From an optimization exercise on the open Yosys and OpenROAD flow, aimed at small area, a short achievable clock period and few clock cycles; shortcuts taken in it are not production practice. The RTL was checked by simulation tests, not by an equivalence proof against the original design. The series may have gaps, and a smaller design here may also do less where the tests do not look.

--- design/flow/config.mk ---
export PLATFORM = sky130hd
export DESIGN_NAME = KGP_RISC
export DESIGN_NICKNAME = KGP_RISC
export VERILOG_FILES = /design/flow/design.v
export SDC_FILE = /design/flow/constraint.sdc
export NUM_CORES = 4
export LEC_CHECK = 0
export CAP_MARGIN = 20
export CORE_MARGIN = 2
export CORE_UTILIZATION = 40
export SLEW_MARGIN = 20
--- design/flow/constraint.sdc ---
create_clock -name core_clock -period 40.0 [get_ports {clk}]
set_input_delay 8.0000 -clock core_clock [delete_from_list [all_inputs] [get_ports {clk}]]
set_output_delay 8.0000 -clock core_clock [all_outputs]
set_load 0.01 [all_outputs]
--- design/flow/design.v ---
`timescale 1ns / 1ps
module MUX_2x1(
    input [31:0] in1,
    input [31:0] w1,
    input s,
    output [31:0] out
    );
	 assign out=s?w1:in1;
endmodule
`timescale 1ns / 1ps
module hybrid_adder(
    input [31:0] a,
    input [31:0] b,
    output [31:0] sum,
    output cout
    );
	 wire cin = 0;  
	 wire [7:0] c;			 
	 four_bit_CLA_adder Adder1(a[3:0], b[3:0], cin, sum[3:0], c[0]); 
	 four_bit_CLA_adder Adder2(a[7:4], b[7:4], c[0], sum[7:4], c[1]); 
	 four_bit_CLA_adder Adder3(a[11:8], b[11:8], c[1], sum[11:8], c[2]);
	 four_bit_CLA_adder Adder4(a[15:12], b[15:12], c[2], sum[15:12], c[3]);
	 four_bit_CLA_adder Adder5(a[19:16], b[19:16], c[3], sum[19:16], c[4]);
	 four_bit_CLA_adder Adder6(a[23:20], b[23:20], c[4], sum[23:20], c[5]);
	 four_bit_CLA_adder Adder7(a[27:24], b[27:24], c[5], sum[27:24], c[6]);
	 four_bit_CLA_adder Adder8(a[31:28], b[31:28], c[6], sum[31:28], cout);
endmodule
module four_bit_CLA_adder(input [3:0]a, input [3:0]b, input cin, output [3:0]sum, output cout);
	 wire [3:0]G,P,C; 	 
	 assign G = a&b; 		 
	 assign P = a^b;		 
	 assign C[0] = cin; 	 
	 assign C[1]=G[0] + (P[0]&C[0]);
	 assign C[2]=G[1] + (P[1]&G[0]) + (P[1]&P[0]&cin);
	 assign C[3]=G[2] + (P[2]&G[1]) + (P[2]&P[1]&G[0]) +  (P[2]&P[1]&P[0]&cin);
	 assign cout=G[3]+ (P[3]&G[2]) + (P[3]&P[2]&G[1]) +  (P[3]&P[2]&P[1]&G[0]) + (P[3]&P[2]&P[1]&P[0]&cin);	 
	 assign sum = P^C;
endmodule
`timescale 1ns / 1ps
module twos_complement(
    input [31:0] inp1,
    output [31:0] out
    );
	 wire c;
	 hybrid_adder HA1(~inp1,32'd1,out,c);
endmodule
`timescale 1ns / 1ps
module twos_complement_64(
    input [63:0] inp1,
    output [63:0] out
    );
	 wire c;	 
	 assign out = ~inp1 + 64'd1;
endmodule
`timescale 1ns / 1ps
module Barrel_Shifter(
   input [31:0] in,
	input [4:0] shamt,
	input dir,
	output [31:0] out
	);
	 wire [31:0] w1;
	 wire [31:0] w2;
	 wire [31:0] w3;
	 wire [31:0] w4;
	 wire [31:0] w5;
	 wire [31:0] out1;
	 wire [31:0] out2;
	 wire [31:0] out3;
	 wire [31:0] out4;
	 assign w1=dir?{in[15:0],16'b0}:{16'b0,in[31:16]};
	 MUX_2x1 M1(in,w1,shamt[4],out1);
	 assign w2=dir?{out1[23:0],8'b0}:{8'b0,out1[31:8]};
	 MUX_2x1 M2(out1,w2,shamt[3],out2);
	 assign w3=dir?{out2[27:0],4'b0}:{4'b0,out2[31:4]};
	 MUX_2x1 M3(out2,w3,shamt[2],out3);
	 assign w4=dir?{out3[29:0],2'b0}:{2'b0,out3[31:2]};
	 MUX_2x1 M4(out3,w4,shamt[1],out4);
	 assign w5=dir?{out4[30:0],1'b0}:{1'b0,out4[31:1]};
	 MUX_2x1 M5(out4,w5,shamt[0],out);
endmodule
`timescale 1ns / 1ps
module Arithmetic_Barrel_Right_Shifter(
   input [31:0] in,
	input [4:0] shamt,
	output [31:0] out
	);
	 wire [31:0] w1;
	 wire [31:0] w2;
	 wire [31:0] w3;
	 wire [31:0] w4;
	 wire [31:0] w5;
	 wire [31:0] out1;
	 wire [31:0] out2;
	 wire [31:0] out3;
	 wire [31:0] out4;
	 assign w1=in[31]?{16'b1111111111111111,in[31:16]}:{16'b0,in[31:16]};
	 MUX_2x1 M1(in,w1,shamt[4],out1);
	 assign w2=out1[31]?{8'b11111111,out1[31:8]}:{8'b0,out1[31:8]};
	 MUX_2x1 M2(out1,w2,shamt[3],out2);
	 assign w3=out2[31]?{4'b1111,out2[31:4]}:{4'b0,out2[31:4]};
	 MUX_2x1 M3(out2,w3,shamt[2],out3);
	 assign w4=out3[31]?{2'b11,out3[31:2]}:{2'b0,out3[31:2]};
	 MUX_2x1 M4(out3,w4,shamt[1],out4);
	 assign w5=out4[31]?{1'b1,out4[31:1]}:{1'b0,out4[31:1]};
	 MUX_2x1 M5(out4,w5,shamt[0],out);
endmodule
`timescale 1ns / 1ps
module Combinational_32x32_Multiplier(
   input [31:0] inp1,
	input [31:0] inp2,
	output [63:0] result
		 );
	parameter size = 32;   
	wire [(2*size*size)-1:0] p;         
	genvar i;        
	assign p[(2*size)-1 : 0] = inp1[0] ? inp2 : 0;   
	generate          
	for (i = 1; i < size; i = i+1)      
		begin: branch
			assign p[(size*(4+(2*(i-1))))-1 : (size*2)*i] = (inp1[i]? inp2<<i :0)+ p[(size*(4+(2*(i-2))))-1:(size*2)*(i-1)];      
		end
	endgenerate
	assign result=p[(2*size*size)-1:(2*size)*(size-1)];      
endmodule
`timescale 1ns / 1ps
module ALU(
    input clk,
    input reset,
    input en,
    input [31:0] ALU_inp1,
    input [31:0] ALU_inp2,
    input [2:0] opcode,
    input [3:0] fcode,
    output reg [31:0] ALUout,
    output reg [31:0] ALU_extout,
    output reg carryFlag,
    output reg zeroFlag,
    output reg signFlag,
    output reg overflowFlag
    );
reg [31:0] mag1, mag2;
reg c_n, z_n, s_n, v_n, f_we;
wire w_c31;
wire [31:0] in1;
wire [31:0] in2;
wire [31:0] w_sum_out;
wire [31:0] sr,sl,as;   
wire [63:0] p, p_comp, p_unsigned;  
wire [31:0] inp1_comp, inp2_comp;
twos_complement C1 (ALU_inp1,inp1_comp);
twos_complement C2 (ALU_inp2,inp2_comp);
always @(*) begin
    mag1 = (ALU_inp1[31]) ? inp1_comp : ALU_inp1;
    mag2 = (ALU_inp2[31]) ? inp2_comp : ALU_inp2;
end
assign in1 = mag1;
assign in2 = mag2;
hybrid_adder HA(ALU_inp1,ALU_inp2,w_sum_out,w_c31);
Barrel_Shifter BSR(ALU_inp1,ALU_inp2[4:0],1'b0,sr);
Barrel_Shifter BSL(ALU_inp1,ALU_inp2[4:0],1'b1,sl);
Arithmetic_Barrel_Right_Shifter ABRS(ALU_inp1, ALU_inp2[4:0], as);
Combinational_32x32_Multiplier Mult_32x32(in1, in2, p);
Combinational_32x32_Multiplier Mult_32x32_unsigned(ALU_inp1, ALU_inp2, p_unsigned);
twos_complement_64 C3(p, p_comp);
always @(*)
    begin
        f_we = 1'b1;
        c_n = 1'b0;
        v_n = 1'b0;
        z_n = 1'b0;
        s_n = 1'b0;
        ALUout = 32'b0;
        ALU_extout = 32'b0;
        case(opcode)
            3'b000: begin
                    case(fcode)
                        4'b0000: ALUout=ALU_inp1^ALU_inp2;
                        4'b0001: ALUout=ALU_inp1&ALU_inp2;
                        4'b0010: ALUout=inp2_comp;
                        4'b0011: begin
                            ALUout = w_sum_out;
                            c_n=w_c31;
                            v_n=w_c31^w_sum_out[31]^ALU_inp1[31]^ALU_inp2[31];
                        end
                        4'b0100, 4'b0110: ALUout=sl;
                        4'b0101, 4'b0111: ALUout=sr;
                        4'b1000, 4'b1001: ALUout=as;
                        4'b1011: begin
                            z_n=(p==0)?1'b1:1'b0;
                            s_n=(p==0)?1'b0:(ALU_inp1[31]^ALU_inp2[31]);
                            {ALU_extout, ALUout}=(s_n)? p_comp : p;
                        end
                        4'b1010: begin
                            {ALU_extout, ALUout} = p_unsigned;
                            z_n=(p_unsigned==0)?1'b1:1'b0;
                        end
                        default: f_we = 1'b0;
                    endcase
                end
             3'b001:
                begin
                    case(fcode)             
                        4'b0000: begin                
                            ALUout = w_sum_out;
                            c_n=w_c31;
                            v_n=w_c31^w_sum_out[31]^ALU_inp1[31]^ALU_inp2[31];
                        end
                        4'b0001: ALUout=inp2_comp;       
                        default: f_we = 1'b0;
                    endcase
                end
            default: f_we = 1'b0;
        endcase
        if (f_we && !(opcode==3'b000 && (fcode==4'b1010 || fcode==4'b1011))) begin
            z_n=(ALUout==0)?1'b1:1'b0;
            s_n=ALUout[31];
        end
    end
always @(posedge clk)
    begin
        if (reset) begin
            carryFlag <= 1'b0;
            zeroFlag <= 1'b0;
            signFlag <= 1'b0;
            overflowFlag <= 1'b0;
        end
        else if (en && f_we) begin
            carryFlag <= c_n;
            zeroFlag <= z_n;
            signFlag <= s_n;
            overflowFlag <= v_n;
        end
    end
endmodule
`timescale 1ns / 1ps
module InstrFetch(
	input clk,
	input rst,
	input PC_select,
	input [7:0] branch_PC,
	input [31:0] imem_data,
	output [31:0] instr,
	output [7:0] next_PC,
	output halted
    );
	reg [7:0] pc;
	wire [7:0] npc;
	assign halted = (pc == 8'b11111111);
	assign instr = halted ? 32'hE0000000 : imem_data;	 
	assign next_PC = pc;
	always @(posedge clk)
	begin
		if(rst)
			pc <= 8'b0;		 
		else if(!halted)
			pc <= (PC_select)? branch_PC: npc; 	 
	end
	assign npc = pc + 8'd1; 								 
endmodule
`timescale 1ns / 1ps
module InstDecode( 
    input [31:0] inst,
    output reg [2:0] opcode,
    output reg [4:0] rsAddr,
    output reg [4:0] rtAddr,
    output reg [4:0] shamt,
    output reg [3:0] fcode,
    output reg [21:0] imm,
    output reg [24:0] label,
    output reg ROM_write
    );
always @(*)            
    begin
        if(fcode==4'd1 & opcode==3'd2)
            ROM_write=1;
        else
            ROM_write=0;
    end
always @(*)
    begin
        opcode=inst[31:29];     
        case(opcode)
            3'b000:      
                begin
                rsAddr=inst[28:24];
                rtAddr=inst[23:19];
                shamt=inst[18:14];
                fcode=inst[13:10];
                imm=22'b0;
                label=25'b0;
                end
            3'b001:  
                begin
                rsAddr=inst[28:24];
                rtAddr=5'b0;
                shamt=5'b0;
                fcode={2'b0,inst[1:0]};
                imm=inst[23:2];
                label=25'b0;
                end
            3'b010:
                begin
                rsAddr=inst[28:24];
                rtAddr=inst[23:19];
                shamt=5'b0;
                fcode={3'b0,inst[0]};
                imm={5'b0,inst[18:1]};
                label=25'b0;
                end
            3'b011:   
                begin
                rsAddr=5'b11111;
                rtAddr=5'b0;
                shamt=5'b0;
                fcode=inst[3:0];
                imm=22'b0;
                label=inst[28:4];
                end
            3'b100: 
                begin
                rsAddr=inst[28:24];
                rtAddr=5'b0;
                shamt=5'b0;
                fcode=4'b0;
                imm=22'b0;
                label=25'b0;
                end
            default:             
                begin
                rsAddr=5'b0;
                rtAddr=5'b0;
                shamt=5'b0;
                fcode=4'b0;
                imm=22'b0;
                label=25'b0;
                end
            endcase
    end
endmodule
`timescale 1ns / 1ps
module regBank(
    input reset,
    input clk,
    input RegWrite,
    input ExtWrite,
    input [4:0] wrAddr,
    input [31:0] wrData,
    input [31:0] wrDataExt,
    input [4:0] rdAddrA,
    output [31:0] rdDataA,
    input [4:0] rdAddrB,
    output [31:0] rdDataB,
    output [31:0] rout
  );
    reg [31:0] r[31:0];
    integer i;
    assign rout=r[7];
    assign rdDataA=r[rdAddrA];        
    assign rdDataB=r[rdAddrB];
    always @(posedge clk)             
        begin
        if(reset)
            begin
                for(i=0;i<32;i=i+1)
                    r[i] <= 32'b0;
            end
        else
            begin
                if (RegWrite)
                    r[wrAddr] <= wrData;
                if (ExtWrite)
                    r[19] <= wrDataExt;      
            end
        end
endmodule
`timescale 1ns / 1ps
module writeAddress(
        input [2:0] opcode,
        input [3:0] fcode,
        input [4:0] rsAddr,
        input [4:0] rtAddr,
        input [31:0] ALU_Out,
        input [31:0] ALU_ExtOut,
        input [31:0] ra,
        input [31:0] ROM_Out,
        output reg [4:0] wrAddr,
        output reg RegWrite,
        output reg [31:0] wrData,
        output reg [31:0] wrDataExt,
        output reg ExtWrite
    );
always @(*)
    begin
        wrDataExt = ALU_ExtOut;
        ExtWrite = 1'b0;
        RegWrite = 1'b0;
        wrAddr = 5'b0;
        wrData = 32'b0;
        if(opcode==3'd3)
            begin
            if(fcode==4'd9)
                begin
                    RegWrite = 1'b1;
                    wrAddr = 5'b11111;
                    wrData = ra;
                end
            end
        else if(opcode==3'b000 | opcode==3'b001)
            begin
                RegWrite = 1'b1;
                if(opcode==3'b000 & (fcode==4'b1010 | fcode==4'b1011))
                    begin
                        wrAddr = 5'b10100;
                        ExtWrite = 1'b1;
                    end
                else
                    wrAddr = rsAddr;
                wrData = ALU_Out;
            end
        else if(opcode==3'd2)
            begin
                if(fcode==4'd0)
                    begin
                    RegWrite = 1'b1;
                    wrAddr = rtAddr;
                    wrData = ROM_Out;
                    end
            end
    end
endmodule
`timescale 1ns / 1ps
module assignInputs(
        input [31:0] rsData,
        input [31:0] rtData,
        input [4:0] shamt,
        input [21:0] imm,
        input [2:0] opcode,
        input [3:0] fcode,
        output reg [31:0] ALU_inp1,
        output reg [31:0] ALU_inp2
    );
	always @(*) begin
        if(opcode==3'b0)
            begin 
                ALU_inp1<=rsData;
                if(fcode==4'd4 | fcode==4'd5 | fcode==4'd8)
                    ALU_inp2<={27'b0,shamt};
                else
                    ALU_inp2<=rtData;
            end
        else if(opcode==3'd1)
            begin
                ALU_inp1<=rsData;
                if(imm[21]==1'b1)
                    ALU_inp2<={10'b1111111111,imm};
                else ALU_inp2<={10'b0,imm};
            end
        else
            begin
                ALU_inp1<=0;
                ALU_inp2<=0;
            end
    end
endmodule
`timescale 1ns / 1ps
module branch(
    input [2:0] opcode,
    input [3:0] fcode,
    input [7:0] branch_addr,
    input carryFlag,
    input zeroFlag,
    input overflowFlag,
    input signFlag,
    input [7:0] PC,
    input [7:0] reg_target,      
    output reg [7:0] branch_PC,
    output reg PC_select,
    output [31:0] ra
    );
assign ra = {24'b0, PC + 8'd1};
always @(*)
    begin
        PC_select = 1'b0;
        branch_PC = branch_addr;
        case(opcode)
            3'b011:
                case(fcode)
                    4'd0: PC_select = 1'b1;
                    4'd1: PC_select = zeroFlag;
                    4'd2: PC_select = ~zeroFlag;
                    4'd3: PC_select = carryFlag;
                    4'd4: PC_select = ~carryFlag;
                    4'd5: PC_select = signFlag;
                    4'd6: PC_select = ~signFlag;
                    4'd7: PC_select = overflowFlag;
                    4'd8: PC_select = ~overflowFlag;
                    4'd9: PC_select = 1'b1;
                    4'd10: begin
                        branch_PC = reg_target;
                        PC_select = 1'b1;
                    end
                    default: PC_select = 1'b0;
                endcase
            3'b100: begin
                branch_PC = reg_target;
                PC_select = 1'b1;
            end
            default: PC_select = 1'b0;
        endcase
    end
endmodule
`timescale 1ns / 1ps
module KGP_RISC(
        input clk,
        input reset,
        output [7:0] imem_addr,
        input [31:0] imem_data,
        output [7:0] dmem_addr,
        output [31:0] dmem_wdata,
        output dmem_we,
        input [31:0] dmem_rdata,
        output halted,
        output [15:0] routa
    );
wire [31:0] reg_out;
assign routa = reg_out[15:0];
wire PC_select;	 
wire [7:0] branch_PC;   
wire [2:0] opcode;
wire [4:0] rsAddr,rtAddr,shamt,wrAddr;
wire [7:0] next_PC;
wire [31:0] next_instruction;
wire [3:0] fcode;
wire [21:0] imm;
wire [24:0] label;
wire RegWrite, ExtWrite;
wire ROMWrite;
wire carryFlag,overflowFlag,zeroFlag,signFlag;
wire [31:0] rsData,rtData,wrData,wrDataExt;
wire [31:0] ra;
wire [31:0] rout2;
wire [31:0] ALU_Out,ALU_ExtOut,ALU_inp1,ALU_inp2;
wire [31:0] ROM_Out;
wire [31:0] ROMAddr_Extended;
wire [7:0] ROMAddr;
InstrFetch IF(clk,reset,PC_select,branch_PC,imem_data,next_instruction,next_PC,halted);
assign imem_addr = next_PC;
InstDecode ID(next_instruction, opcode, rsAddr, rtAddr, shamt, fcode, imm, label, ROMWrite );
writeAddress WA(opcode, fcode, rsAddr, rtAddr, ALU_Out, ALU_ExtOut, ra, ROM_Out, wrAddr, RegWrite, wrData, wrDataExt, ExtWrite);
assign reg_out = rout2;
regBank RB(reset, clk, RegWrite, ExtWrite, wrAddr, wrData, wrDataExt, rsAddr, rsData, rtAddr, rtData, rout2);
assignInputs AI(rsData, rtData, shamt, imm, opcode, fcode, ALU_inp1, ALU_inp2 );
ALU alu(clk, reset, 1'b1, ALU_inp1, ALU_inp2, opcode, fcode, ALU_Out, ALU_ExtOut, carryFlag, zeroFlag, signFlag, overflowFlag);
branch B(opcode, fcode, label[7:0], carryFlag, zeroFlag, overflowFlag, signFlag, next_PC, rsData[7:0], branch_PC, PC_select, ra);
assign ROMAddr_Extended=rsData+imm;
assign ROMAddr=ROMAddr_Extended[7:0];
assign dmem_addr = ROMAddr;
assign dmem_wdata = rtData;
assign dmem_we = ROMWrite;
assign ROM_Out = dmem_rdata;
endmodule
--- design/flow/run.sh ---
#!/bin/bash
# synth_recipe.tcl (not shown) runs the flow's synth.tcl, then flattens the netlist and writes it again
# the make line also repeats each setting of config.mk as NAME=value (left out here)
make -C /OpenROAD-flow-scripts/flow DESIGN_CONFIG=/design/flow/config.mk WORK_HOME=/design/flow/orfs CLKGATE_MAP_FILE= SYNTH_SCRIPT=/design/flow/synth_recipe.tcl finish
### Clock wiring as the flow saved it, run 1

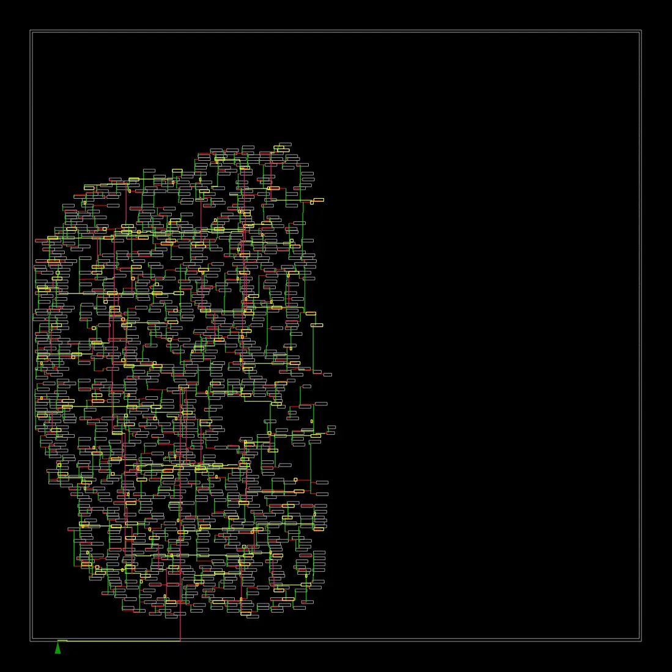
clock latency on the worst-skew pair: 0.79 ns
Num Clock Sinks: 1036

### PDN straps and rails, run 1

The bar under the picture is 200 um long. Pins as bars on the die edge. Tap cells in gray.
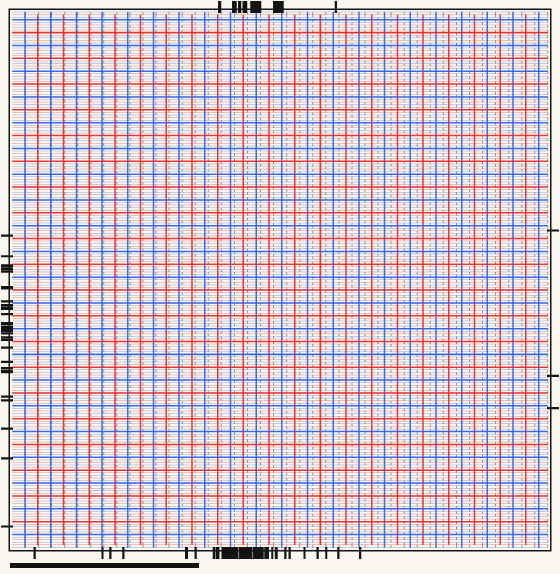
- VDD: red
- VSS: blue
- met5 straps: 41
- met1 rails: 209
- rows: 208
- signal pins: 132
- met4 straps: 41

### Cell area per tile, run 1

The bar under the picture is 200 um long. The die is cut into 29 by 29 equal tiles; dark blue is low, red is high, 0 to 100% covered.
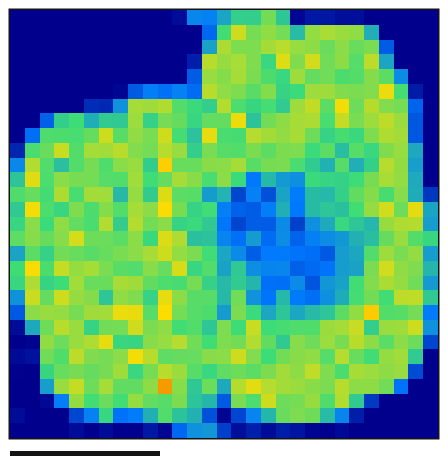
- fullest tile: 82%
- mean over tiles: 41%
- nearly empty tiles: 17%
- densest ninth of the die: middle left
- tiles over 75% full: 0.40%
- emptiest ninth of the die: upper left

==> summary.md, run 1 <==
| Metric | Value |
|---|---|
| Outcome | `no timing/DRC/antenna violations` |
| Tot GR Track Use | `between 30% and 40%` |
| CTS root buf | `clkbuf_16` |
| Post-CTS Setup Inserts | `0` |
| Flops & latches, synth | `~1.0k` |
| Detail Route Antenna Nets | `0` |
| Final setup viols | `0` |
| Final core occ | `43.55%` |
| Post-synthesis average cell area | `around 8.8 um^2` |
| Worst setup SP type | `input pin` |
| Drt total wl | `598800 um` |
| Hold Path Class | `reg2reg` |
| Final Wtd Congestion | `roughly 1.1` |
| Critical Path End Type | `flop` |
| Core Box Area | `approximately 320000 um^2` |
| Slew @ Worst Pin | `between 1 and 1.5 ns` |
| Nets | `approximately 16k` |
| Worst slew margin | `7.359%` |
| Initial antenna violation count | `42` |
| Hold Crit Start | `alu.carryFlag$_SDFFE_PP0P_` |
| DRT iter0 DRCs | `between 15k and 20k` |
| Gate Count Post-Synth | `14.65k` |
| DP Area | `135600 um^2` |
| Post-synth cell types | `123` |
| Most used flip-flop cell after synthesis | `edfxtp_1` |
| Final hold slack | `0.5369 ns` |
| Post-Syn Area | `128400 um^2` |
| Sum Neg Setup Slack | `0 ns` |
| Port buffer count | `about 130` |
| Final HPWL DP | `a little over 400000 um` |
| Share of the yosys chip area belonging to registers | `between 20% and 30%` |
| Ratio of cells with drive above 1 in the final layout | `7.427%` |
| Arrival time at the worst endpoint | `34.37 ns` |
| Clk buf depth | `3` |
| Vias in the first global route | `~110k` |
| Num CTS Buffers | `106` |
| First-pass GRT wire length | `847500 um` |
| Final WS setup | `just over 6 ns` |
| Fin crit period | `between 30 and 40 ns` |
| YS warnings | `7` |
| Area growth syn-to-layout | `8.626%` |
| Chip width | `570.6 um` |
| Unrepaired setup endpoints after global routing | `no` |
| Largest net degree at the start of global routing | `~170` |
| Critical path origin | `imem_data[31]` |
| Average wire per standard cell | `around 32 um` |
| Hold_buf cts | `0` |
| Fillcell total | `roughly 31k` |
| Max Cap Viol | `0` |
| Crit-path max cell delay | `0.89 ns` |
| RR Startpoint | `IF.pc[0]$_SDFFE_PP0N_` |
| # IOs | `roughly 130` |
| Clock transition at path regs | `about 0.07 ns` |
| Final hold vios | `0` |
| FFs w/ async S/R, synth | `0%` |
| Max Slew Vio Count | `0` |
| Via density | `around 6.2` |
| CTS tree | `done` |
| Post-cts resize count | `0` |
| Die height | `around 570 um` |
| Syn nets | `approximately 17k` |
| DR vias | `about 120k` |
| # DRC | `0` |
| Fmax | `0.02950 GHz` |
| Grt total ovfl | `0` |
| Placed instance count | `approximately 18k` |
| Skew final | `around 0.053 ns` |
| Post-synth EDFFs | `roughly 1.0k` |
| Fin cells | `approximately 19k` |
| Cell Rows | `about 210` |
| Worst Setup Path Type | `in2reg` |
| Crit Path Max Fanout | `57` |
| Period utilization | `84.75%` |
| Critical path's slowest cell | `nor4b_2` |
| Setup WS pre-CTS | `6.073 ns` |
| Worst EP required | `40.47 ns` |
| First-pass detailed-route iteration total | `9` |
| Finished layout cell area | `between 100000 and 150000 um^2` |
| Most frequent CP cell | `o21ai_0` |
| Die ar. | `roughly 330000 um^2` |
| CTS HTree Levels | `3` |
| Starting density of the core | `40.09%` |
Testbench counts for the RTL of run 1, summed over its fixed seeds: cycles 38,576.
## run 1: flip-flops by register name (all words and copies together), names as in the netlist
name              cells
IF.pc                 8
RB.r               1024
alu.carryFlag         1
alu.zeroFlag          1
alu.overflowFlag      1
alu.signFlag          1
## run 1: cell type report
class	count	area, um^2	area share (%)
multi-input cells	10680	87820	62.95
clock buffers	124	2741	1.965
flip-flops and latches	1036	30990	22.21
diodes	36	90.09	0.06458
inverters	1755	6590	4.724
well taps	4305	5386	3.861
repair buffers	582	4977	3.568
clock inverters	77	915.9	0.6565
## run 1: critical path: cells and delay by family
| family | cells | cell delay (ns) |
|---|---|---|
| buf+inv | 9 | 2.80 |
| compound gates | 40 | 10.27 |
| simple gates | 18 | 6.50 |
| fa+ha+maj | 15 | 6.27 |
| xor+xnor | 1 | 0.25 |
## run 1: synthesized netlist by cell type (54+ instances only)
| library cell | number | area share, % |
|---|---|---|
| nand2_1 | 2301 | 6.7 |
| nor2_1 | 2052 | 6.0 |
| fa_1 | 1759 | 27 |
| inv_1 | 1743 | 5.1 |
| edfxtp_1 | 1024 | 24 |
| clkbuf_1 | 851 | 2.5 |
| nand3_1 | 610 | 2.4 |
| ha_1 | 507 | 4.9 |
| a21oi_1 | 422 | 1.6 |
| o21ai_0 | 335 | 1.3 |
| nor3_1 | 319 | 1.2 |
| a221oi_1 | 295 | 2.0 |
| xnor2_1 | 198 | 1.4 |
| o221ai_1 | 192 | 1.3 |
| buf_1 | 183 | 0.53 |
| and2_1 | 155 | 0.76 |
| and3_1 | 126 | 0.61 |
| xor2_1 | 126 | 0.86 |
| a31oi_1 | 105 | 0.51 |
| nand2b_1 | 101 | 0.49 |
| buf_2 | 91 | 0.35 |
| o22ai_1 | 91 | 0.44 |
| mux4_2 | 77 | 1.4 |
| a311oi_1 | 73 | 0.50 |
| a211oi_1 | 64 | 0.37 |
| nor2b_1 | 54 | 0.26 |
## run 1: kinds of logic after synthesis
family,after synthesis,synth area share [%]
and+or+nand+nor,5936,19.70
buffers and inverters,2925,8.817
adders and majority gates,2266,32.36
AOI/OAI and AO/OA,2031,11.01
DFF,1036,24.13
xor gates and xnor gates,327,2.252
muxes,124,1.726
## run 1: metal layers
metal / track usage [%] / vias up / wire length (um)
li1: - / 47380 / -
met1: 44.77 / 58080 / 210200
met2: 53.58 / 8502 / 253100
met3: 11.02 / 2105 / 78750
met4: 27.79 / 42 / 56410
met5: 0.05879 / - / 327
## run 1: layout by cell type, fill, tap and decap left out, types with 69 or more instances in the layout
master and n:
a221oi_1 289, edfxtp_1 1024, nor3_1 314, a31oi_1 102, xnor2_1 174, clkbuf_16 107
xor2_1 112, o21ai_0 326, and2_1 149, o22ai_1 88, nand2_1 2262, a311oi_1 72
o221ai_1 192, ha_1 507, inv_1 1741, clkdlybuf4s50_1 128, nand2b_1 69, nand3_1 610
and3_1 125, buf_4 434, mux4_2 77, nor2_1 2019, a21oi_1 391, fa_1 1759
## run 1: worst paths after layout
path | slack (ns) | endpoint | depth (start not counted)
worst max-delay path | 6.10 | RB.r[10][30]$_SDFFCE_PN0P_ | 83
worst min-delay path | 0.54 | alu.carryFlag$_SDFFE_PP0P_ | 1
worst max register to register | 12.58 | RB.r[10][30]$_SDFFCE_PN0P_ | 85
worst min register to register | 0.54 | alu.carryFlag$_SDFFE_PP0P_ | 1
--- run 2: outline of the changes from run 1 ---
design/flow/design.v: 562 -> 2412 lines; modules unchanged: 0
  mulpass: new, 2115 lines
  KGP_RISC: edited, 49 -> 296 lines
  removed: MUX_2x1, hybrid_adder, four_bit_CLA_adder, twos_complement, twos_complement_64, Barrel_Shifter, Arithmetic_Barrel_Right_Shifter, Combinational_32x32_Multiplier, ALU, InstrFetch, InstDecode, regBank, writeAddress, assignInputs, branch
==> module KGP_RISC as of run 2 <==
module KGP_RISC(
        input clk,
        input reset,
        output [7:0] imem_addr,
        input [31:0] imem_data,
        output [7:0] dmem_addr,
        output [31:0] dmem_wdata,
        output dmem_we,
        input [31:0] dmem_rdata,
        output halted,
        output [15:0] routa
    );
reg  [7:0]  pc;
reg  [31:0] ir;
reg  [7:0]  link;        
reg         cf, zf, sf, vf;
reg         w_we;        
reg  [4:0]  w_addr;
reg         w_ld;        
reg  [31:0] m_data;      
reg         mp2;         
reg         mw;          
reg  [63:0] p_s, p_c;    
reg  [32:0] ma_r;        
reg  [15:0] mb_hi;       
reg  [17:0] plo;         
reg         st;          
reg  [7:0]  m_addr;
reg  [31:0] wdo;         
reg         hlt;         
reg  [15:0] ra7;         
reg  [1023:0] rf;        
reg  [31:0]   rv;        
reg  [31:0]   sa, sb;    
wire [2:0] op    = ir[31:29];
wire [4:0] ra    = ir[28:24];
wire [4:0] rb    = ir[23:19];
wire [4:0] shamt = ir[18:14];
wire [3:0] f     = ir[13:10];
wire [1:0] fi    = ir[1:0];
wire op_r  = (op == 3'd0);
wire op_i  = (op == 3'd1);
wire op_m  = (op == 3'd2);
wire op_b  = (op == 3'd3);
wire op_j  = (op == 3'd4);
wire is_ld = op_m & ~ir[0];
wire is_st = op_m & ir[0];
wire is_call = op_b & (ir[3:0] == 4'd9);
wire is_mul  = op_r & (f[3:1] == 3'b101);
wire is_add  = (op_r & (f == 4'd3)) | (op_i & (fi == 2'd0));
wire is_neg  = (op_r & (f == 4'd2)) | (op_i & (fi == 2'd1));
wire is_sh   = op_r & ((f[3:2] == 2'b01) | (f[3:1] == 3'b100));
wire is_xor  = op_r & (f == 4'd0);
wire is_and  = op_r & (f == 4'd1);
wire set_fl  = (op_r & ~(f[3] & f[2])) | (op_i & ~fi[1]);
wire use_a = (op_r & (f != 4'd2) & ~(f[3] & f[2])) | (op_i & (fi == 2'd0)) | op_m | op_j;
wire use_b = op_r & ~(f == 4'd4 | f == 4'd5 | f == 4'd8 | (f[3] & f[2]));
reg [31:0] rfa, rfb;
integer i;
always @(*) begin
    rfa = 32'b0;
    rfb = 32'b0;
    for (i = 0; i < 32; i = i + 1) begin
        rfa = rfa | ({32{sa[i]}} & rf[32*i +: 32]);
        rfb = rfb | ({32{sb[i]}} & rf[32*i +: 32]);
    end
end
wire va = |(sa & rv);
wire vb = |(sb & rv);
wire fa_w = w_we & (w_addr == ra);
wire fb_w = w_we & (w_addr == rb);
wire [31:0] A = fa_w ? m_data : (rfa & {32{va}});
wire [31:0] B = fb_w ? m_data : (rfb & {32{vb}});
wire a_hl = (ra == 5'd19) | (ra == 5'd20);
wire b_hl = (rb == 5'd19) | (rb == 5'd20);
wire stall = (w_we & w_ld & ((fa_w & use_a) | (fb_w & use_b)))
           | ((mp2 | mw) & ((a_hl & use_a) | (b_hl & (use_b | is_st))))
           | (mp2 & is_mul);
wire [31:0] imm = {{10{ir[23]}}, ir[23:2]};
wire [31:0] opb = op_i ? imm : B;
wire [31:0] add_a = is_neg ? 32'b0 : A;
wire [31:0] add_b = is_neg ? ~opb : opb;
wire [33:0] sum34 = {1'b0, add_a, 1'b1} + {1'b0, add_b, is_neg};
wire [31:0] sum = sum34[32:1];
wire        cout = sum34[33];
wire        ovf = (A[31] == opb[31]) & (sum[31] != A[31]);
wire [31:0] add_p = add_a ^ add_b;
wire [31:0] add_k = {add_a[30:0] | add_b[30:0], is_neg};
wire        sum_zero = ((add_p ^ add_k) == 32'b0);
wire [4:0] amt = (f == 4'd4 | f == 4'd5 | f == 4'd8) ? shamt : B[4:0];
wire sh_left = (f == 4'd4) | (f == 4'd6);
wire sh_fill = f[3] & A[31];
reg  [31:0] a_rev, sr_rev;
wire [31:0] sin = sh_left ? a_rev : A;
wire [31:0] sr1  = amt[0] ? {sh_fill, sin[31:1]}        : sin;
wire [31:0] sr2  = amt[1] ? {{2{sh_fill}}, sr1[31:2]}   : sr1;
wire [31:0] sr4  = amt[2] ? {{4{sh_fill}}, sr2[31:4]}   : sr2;
wire [31:0] sr8  = amt[3] ? {{8{sh_fill}}, sr4[31:8]}   : sr4;
wire [31:0] sr   = amt[4] ? {{16{sh_fill}}, sr8[31:16]} : sr8;
always @(*) begin
    for (i = 0; i < 32; i = i + 1) begin
        a_rev[i] = A[31-i];
        sr_rev[i] = sr[31-i];
    end
end
wire [31:0] shres = sh_left ? sr_rev : sr;
wire msgn = f[0];
wire [32:0] ma = {msgn & A[31], A};
wire [32:0] mb = {msgn & B[31], B};
wire [18:0] lo19 = {1'b0, p_s[17:0]} + {1'b0, p_c[17:0]};
wire [32:0] t_a  = mp2 ? ma_r : ma;
wire [17:0] t_d  = mp2 ? {{3{mb_hi[15]}}, mb_hi[15:1]} : mb[17:0];
wire        t_dm = mp2 & mb_hi[0];
wire [45:0] t_si = mp2 ? p_s[63:18] : 46'b0;
wire [45:0] t_ci = mp2 ? p_c[63:18] : 46'b0;
wire        t_cy = mp2 & lo19[18];
wire [63:0] ms, mc;
mulpass MUL(t_a, t_d, t_dm, t_si, t_ci, t_cy, ms, mc);
wire a_zero = (A == 32'b0);
wire b_zero = (B == 32'b0);
reg [31:0] lres;
always @(*) begin
    lres = 32'b0;
    if (is_xor) lres = A ^ B;
    if (is_and) lres = A & B;
    if (is_sh)  lres = shres;
end
wire [31:0] res = (is_add | is_neg) ? sum : lres;
wire z_new = is_mul ? (a_zero | b_zero) : (is_add | is_neg) ? sum_zero : (lres == 32'b0);
wire s_new = is_mul ? (msgn & ~a_zero & ~b_zero & (A[31] ^ B[31])) : res[31];
wire c_new = is_add & cout;
wire v_new = is_add & ovf;
wire fl_we = set_fl & ~stall;
wire cf_d = fl_we ? c_new : cf;
wire zf_d = fl_we ? z_new : zf;
wire sf_d = fl_we ? s_new : sf;
wire vf_d = fl_we ? v_new : vf;
wire [7:0] maddr = A[7:0] + ir[8:1];
wire st_fwd = w_we & w_ld & (w_addr == rb);
wire [31:0] st_data = st_fwd ? dmem_rdata : B;
wire e_we = (op_r & ~is_mul) | op_i | is_ld | is_call;
wire mul_go = is_mul & ~stall;
wire [4:0] e_waddr = is_ld ? rb : is_call ? 5'd31 : ra;
wire [31:0] e_data = is_call ? {24'b0, link} : res;
always @(posedge clk) begin
    if (reset) begin
        cf <= 1'b0; zf <= 1'b0; sf <= 1'b0; vf <= 1'b0;
    end else begin
        cf <= cf_d; zf <= zf_d; sf <= sf_d; vf <= vf_d;
    end
end
always @(posedge clk) begin
    if (reset) begin
        mp2 <= 1'b0;
        mw <= 1'b0;
    end else begin
        mp2 <= mul_go;
        mw <= mp2;
    end
    if (reset | stall) begin
        w_we <= 1'b0;
        st <= 1'b0;
    end else begin
        w_we <= e_we;
        st <= is_st;
    end
    w_addr <= e_waddr;
    w_ld <= is_ld;
    m_data <= e_data;
    wdo <= st_data;
    p_s <= ms;
    p_c <= mc;
    ma_r <= ma;
    mb_hi <= mb[32:17];
    plo <= lo19[17:0];
    m_addr <= maddr;
end
wire [63:0] prod = {p_s[45:0] + p_c[45:0], plo};
wire [31:0] wd = w_ld ? dmem_rdata : m_data;
genvar g;
generate
    for (g = 0; g < 32; g = g + 1) begin : wb
        if (g == 19) begin : hi
            always @(posedge clk)
                if (w_we & (w_addr == g)) rf[32*g +: 32] <= wd;
                else if (mw) rf[32*g +: 32] <= prod[63:32];
        end else if (g == 20) begin : lo
            always @(posedge clk)
                if (w_we & (w_addr == g)) rf[32*g +: 32] <= wd;
                else if (mw) rf[32*g +: 32] <= prod[31:0];
        end else begin : gen
            always @(posedge clk)
                if (w_we & (w_addr == g)) rf[32*g +: 32] <= wd;
        end
    end
endgenerate
always @(posedge clk) begin
    if (reset)
        ra7 <= 16'b0;
    else if (w_we & (w_addr == 5'd7))
        ra7 <= wd[15:0];
end
always @(posedge clk) begin
    if (reset)
        rv <= 32'b0;
    else begin
        if (w_we) rv[w_addr] <= 1'b1;
        if (mw) begin
            rv[19] <= 1'b1;
            rv[20] <= 1'b1;
        end
    end
end
wire [2:0] fop = imem_data[31:29];
wire [3:0] ff  = imem_data[3:0];
wire f_br  = (fop == 3'd3);
wire f_ret = f_br & (ff == 4'd10);
reg  taken;
always @(*) begin
    case (ff)
        4'd0: taken = 1'b1;
        4'd1: taken = zf_d;
        4'd2: taken = ~zf_d;
        4'd3: taken = cf_d;
        4'd4: taken = ~cf_d;
        4'd5: taken = sf_d;
        4'd6: taken = ~sf_d;
        4'd7: taken = vf_d;
        4'd8: taken = ~vf_d;
        4'd9: taken = 1'b1;
        default: taken = 1'b0;
    endcase
end
wire [7:0] r31 = rv[31] ? rf[32*31 +: 8] : 8'b0;
wire r31_busy = (e_we & (e_waddr == 5'd31)) | (w_we & (w_addr == 5'd31));
wire at_halt = (pc == 8'hFF);
wire [7:0] pc1 = pc + 8'd1;
reg  [7:0]  pc_d;
reg  [31:0] ir_d;
reg         pcff_d;      
always @(*) begin
    pc_d = pc;
    ir_d = ir;
    pcff_d = at_halt;
    if (!stall) begin
        ir_d = imem_data;
        if (op_j | at_halt)
            ir_d[31:29] = 3'b111;
        if (op_j) begin
            pc_d = A[7:0];
            pcff_d = (A[7:0] == 8'hFF);
        end else if (at_halt) begin
            pc_d = pc;
            pcff_d = 1'b1;
        end else if (f_ret) begin
            pc_d = r31_busy ? pc : r31;
            pcff_d = ~r31_busy & (r31 == 8'hFF);
        end else if (f_br & taken) begin
            pc_d = imem_data[11:4];
            pcff_d = (imem_data[11:4] == 8'hFF);
        end else begin
            pc_d = pc1;
            pcff_d = (pc == 8'hFE);
        end
    end
end
always @(posedge clk) begin
    if (reset) begin
        pc <= 8'b0;
        ir[31:29] <= 3'b111;
    end else begin
        pc <= pc_d;
        ir <= ir_d;
    end
    if (!stall) begin
        for (i = 0; i < 32; i = i + 1) begin
            sa[i] <= (imem_data[28:24] == i);
            sb[i] <= (imem_data[23:19] == i);
        end
        link <= pc1;
    end
end
assign imem_addr = pc;
assign dmem_addr = m_addr;
assign dmem_wdata = wdo;
assign dmem_we = st;
wire [2:0] op_d = ir_d[31:29];
wire e_eff_d = ((op_d == 3'd2) & (ir_d[0] | (ir_d[23:19] == 5'd7)))
             | (op_d == 3'd4)
             | (((op_d == 3'd0) | (op_d == 3'd1)) & (ir_d[28:24] == 5'd7));
wire m_eff_d = ~stall & (is_st | (e_we & (e_waddr == 5'd7)));
always @(posedge clk)
    hlt <= ~reset & pcff_d & ~e_eff_d & ~m_eff_d;
assign halted = hlt;
assign routa = ra7;
endmodule
==> design/flow/flow/run.sh (new file) <==
#!/bin/bash
set -euo pipefail
export SETUP_SLACK_MARGIN=31
export TNS_END_PERCENT=100
export BUFFER_PORTS_ARGS="-buffer_cell sky130_fd_sc_hd__buf_4"
bash standard.sh > standard.log 2>&1
==> design/flow/standard.sh (new file) <==
#!/bin/bash
# synth_recipe.tcl (not shown) runs the flow's synth.tcl, then flattens the netlist and writes it again
# the make line also repeats each setting of config.mk as NAME=value (left out here)
make -C /OpenROAD-flow-scripts/flow DESIGN_CONFIG=/design/flow/config.mk WORK_HOME=/design/flow/orfs CLKGATE_MAP_FILE= SYNTH_SCRIPT=/design/flow/synth_recipe.tcl "${@:-finish}"
--- a/design/flow/config.mk
+++ b/design/flow/config.mk
@@ -8,4 +8,4 @@
 export CAP_MARGIN = 20
 export CORE_MARGIN = 2
-export CORE_UTILIZATION = 40
+export CORE_UTILIZATION = 30
 export SLEW_MARGIN = 20
removed: design/flow/run.sh
==> run 2 against run 1 <==
Worst setup slack gained 24 ns. Clock skew grew 0.055 ns. Design area shrank 30%. Core utilization shrank 8.8 points.
==> summary.md, run 2 <==
| Metric | Value |
|---|---|
| Outcome | `no timing/DRC/antenna violations` |
| DRT iter0 DRCs | `20.83k` |
| Gate Count Post-Synth | `7949` |
| Critical path's slowest cell | `dfxtp_4` |
| Biggest regs | `rf: 1024 flops, p_c: 50 flops, p_s: 50 flops` |
| Tot GR Track Use | `between 30% and 40%` |
| Grt total ovfl | `0` |
| Num Clock Sinks | `~1.4k` |
| R2R Setup Slk | `~31 ns` |
| Unrepaired setup endpoints after global routing | `yes` |
| Final HPWL DP | `between 200000 and 300000 um` |
| Fin cells | `~12k` |
| Critical Path End Type | `primary output` |
| Post-synth top area share | `between 30% and 40%` |
| Starting density of the core | `~30%` |
| Worst setup SP type | `flop` |
| Arrival time at the worst endpoint | `1.52 ns` |
| CTS tree | `done` |
| DR vias | `roughly 83k` |
| Via density | `~7.0` |
| Post-synth EDFFs | `1125` |
| Slew @ Worst Pin | `around 1.4 ns` |
| Fin crit period | `approximately 9.5 ns` |
| First-pass detailed-route iteration total | `17` |
| Average wire per standard cell | `39.90 um` |
| Period utilization | `a little under a quarter` |
| Initial antenna violation count | `between 40 and 50` |
| Die ar. | `roughly 290000 um^2` |
| FFs w/ async S/R, synth | `0%` |
| Share of the yosys chip area belonging to registers | `between 40% and 50%` |
| Cell Rows | `slightly below 200` |
| Core Box Area | `281600 um^2` |
| Largest net degree at the start of global routing | `75` |
| Flops & latches, synth | `between 1k and 1.5k` |
| Worst EP required | `about 32 ns` |
| Nets | `between 8k and 9k` |
| CTS root buf | `clkbuf_16` |
| DP Area | `91540 um^2` |
| Hold Path Class | `reg2reg` |
| Final hold slack | `about 0.47 ns` |
| Final setup viols | `0` |
| Fmax | `approximately 0.11 GHz` |
| Most common cell after layout, fill and taps aside | `a22oi_1` |
| Top cell family by delay on the critical path | `flip-flops` |
| Vias in the first global route | `77.08k` |
| Final hold vios | `0` |
| Crit-path max cell delay | `about 0.48 ns` |
| Final WS setup | `between 30 and 40 ns` |
| Post-Syn Area | `~85000 um^2` |
| Worst Setup Path Type | `reg2out` |
| Commonest non-fill, non-tap cells in the layout | `1129 x a22oi_1, 1125 x edfxtp_1, 464 x buf_4` |
| Die height | `between 500 and 600 um` |
| First-pass GRT wire length | `around 630000 um` |
| CTS HTree Levels | `4` |
| Max FFs per register | `1024` |
| Finished layout cell area | `97710 um^2` |
| Post-synthesis average cell area | `~11 um^2` |
| YS warnings | `1` |
| Setup WS pre-CTS | `between 20 and 30 ns` |
| Final Wtd Congestion | `~1.1` |
| Area growth syn-to-layout | `15.33%` |
| Num CTS Buffers | `between 150 and 200` |
| Syn nets | `between 8k and 9k` |
| Placed instance count | `11.54k` |
| Top reg by flops | `rf` |
Testbench counts for the RTL of run 2, summed over its fixed seeds: cycles 40,628.
[run 2: cell types whose count changed in the layout (fill, tap and decap cells not counted), sizes merged, moves of 295 or more]
cell / change
nand2: -1866
nor2: -1763
fa: -1462
inv: -1290
a22oi: +1082
nand3: -542
dfxtp: +301
ha: -295
[run 2: repair_timing]
| action | in CTS | in global routing |
|---|---|---|
| cloned | 0 | 3 |
| pin swaps | 2 | 12 |
| endpoints found under the hold margin | 0 | 0 |
| setup endpoints to repair | 274 | 135 |
| buffers inserted | 13 | 7 |
| gates resized for setup | 155 | 28 |
[run 2: layer usage]
layer | wire length (um) | GRT usage [%] | share of wire (%)
met2 | 181100 | 42.74 | 38
met1 | 159100 | 37.87 | 34
met4 | 45100 | 21.75 | 9.5
met3 | 87730 | 16.98 | 19
met5 | 897 | 1.682 | 0.19
[run 2: path summary, 6_finish.rpt]
path                                           from                 to  cells after the start
worst max register to register     sb[24]$_DFFE_PP_    p_s[28]$_DFF_P_                     24
worst min register to register    link[6]$_DFFE_PP_  m_data[6]$_DFF_P_                      2
worst max-delay path            ra7[4]$_SDFFE_PP0P_           routa[4]                      1
worst min-delay path              link[6]$_DFFE_PP_  m_data[6]$_DFF_P_                      2
[run 2: final cells by class]
type | instances | area [um^2] | share of cell area, %
multi-input cells | 5381 | 41290 | 42.26
flip-flops and latches | 1438 | 40190 | 41.13
well taps | 3743 | 4683 | 4.793
repair buffers | 540 | 4372 | 4.474
clock buffers | 201 | 4183 | 4.281
inverters | 461 | 1753 | 1.794
clock inverters | 81 | 1146 | 1.173
diodes | 31 | 77.57 | 0.07939
repair inverters | 2 | 12.51 | 0.01281
[run 2: logic make-up (layout without fill, tap and decap cells)]
logic type,Yosys count,count (layout),share of synthesized area [%]
compound gates,2926,2926,23.46
xor+xnor,201,201,2.078
fa+ha+maj,509,509,10.15
buf+inv,1131,1285,5.097
flops,1438,1438,47.27
mux,240,240,3.013
other cells,0,31,0
simple gates,1504,1505,8.934
### I/O nets highlighted, run 2

The bar under the picture is 200 um long.
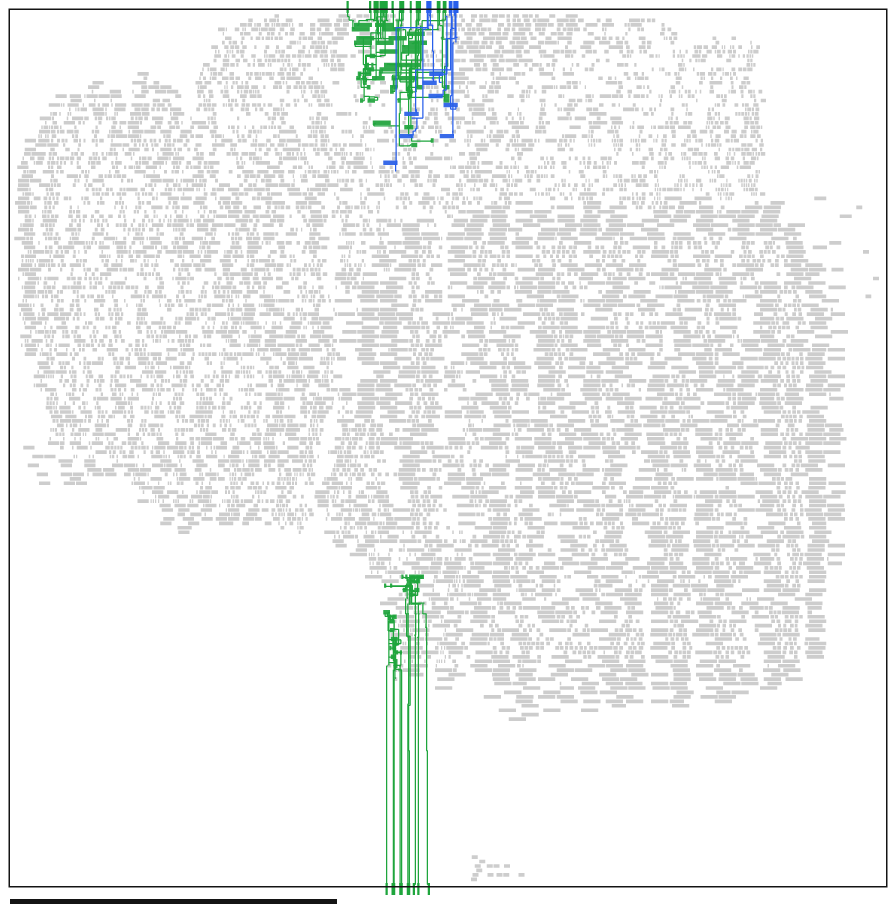
- `imem_data`: green (direction input; edge 22 top, 10 bottom; end cells 84; buffers 32; wire 3370 um)
- `imem_addr`: blue (direction output; edge top; end cells 8; buffers 8; wire 598 um)
# IOs: 132
port buffer count: 131

### Clock wiring as the flow saved it, run 2

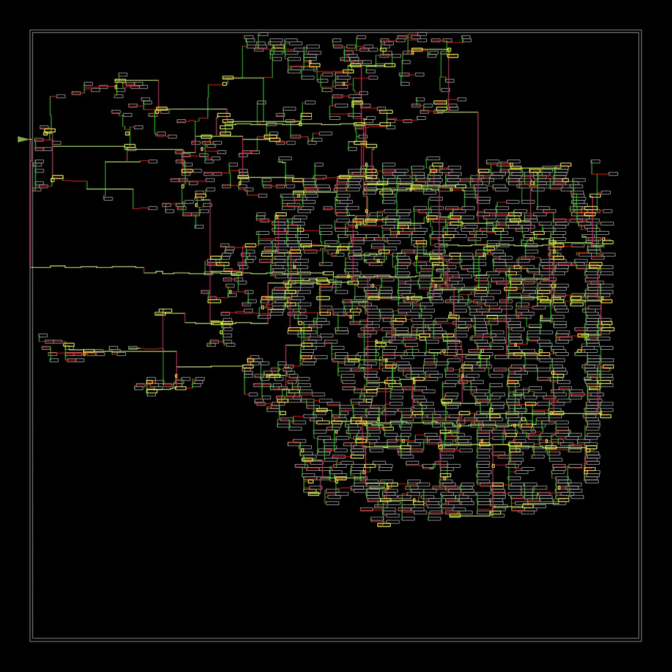
skew final: 0.1084 ns
sequential cell count: 1438

### Worst path highlighted, run 2

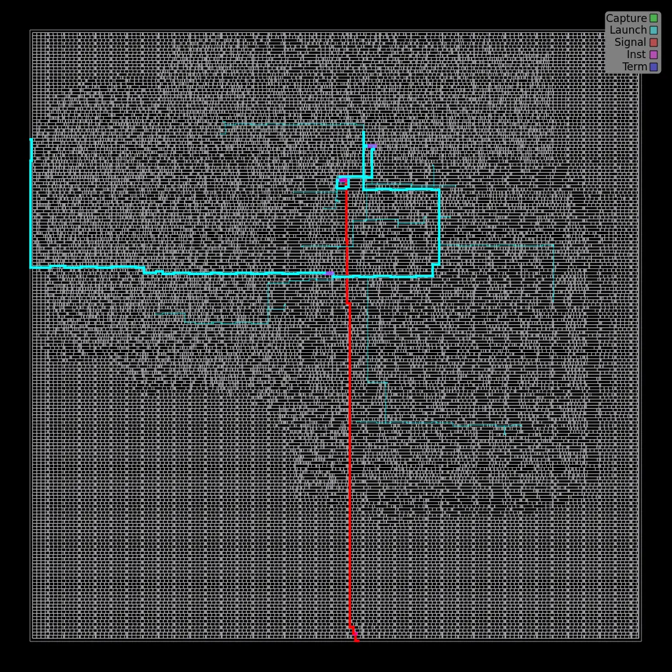
Sum Neg Setup Slack: 0 ns
final core occ: 34.70%

port drivers added, routing unchanged:
The flow's constraints put no driver on any port. The routed layouts listed below were extracted and timed again, unchanged, in two steps.
Step 1: set_driving_cell puts a clkbuf_16 on clk and a buf_2 on each other input, an assumption about the parent block.
Step 2 adds t to the input delays and takes it off the output delays; t is the mean of the earliest and latest rising clock arrival at the registers after step 1. Input paths then give back, and output paths get back, about the clock's delay inside the block.
Slacks: ideal ports / drivers / drivers and shift; pairs: ideal ports / drivers.
run	shift t [ns]	setup slack, ns	latest minus earliest clock arrival (ns)	cell pins on the clock port's net
run 1	0.841	6.100 / 6.085 / 5.244	0.053 / 0.053	1
run 2	0.925	30.484 / 30.396 / 30.004	0.109 / 0.109	1
After both steps setup and hold are still met in every run listed. For run 1, which loses most, drivers alone change the setup slack by -0.015 ns; drivers and shift together by -0.856 ns.
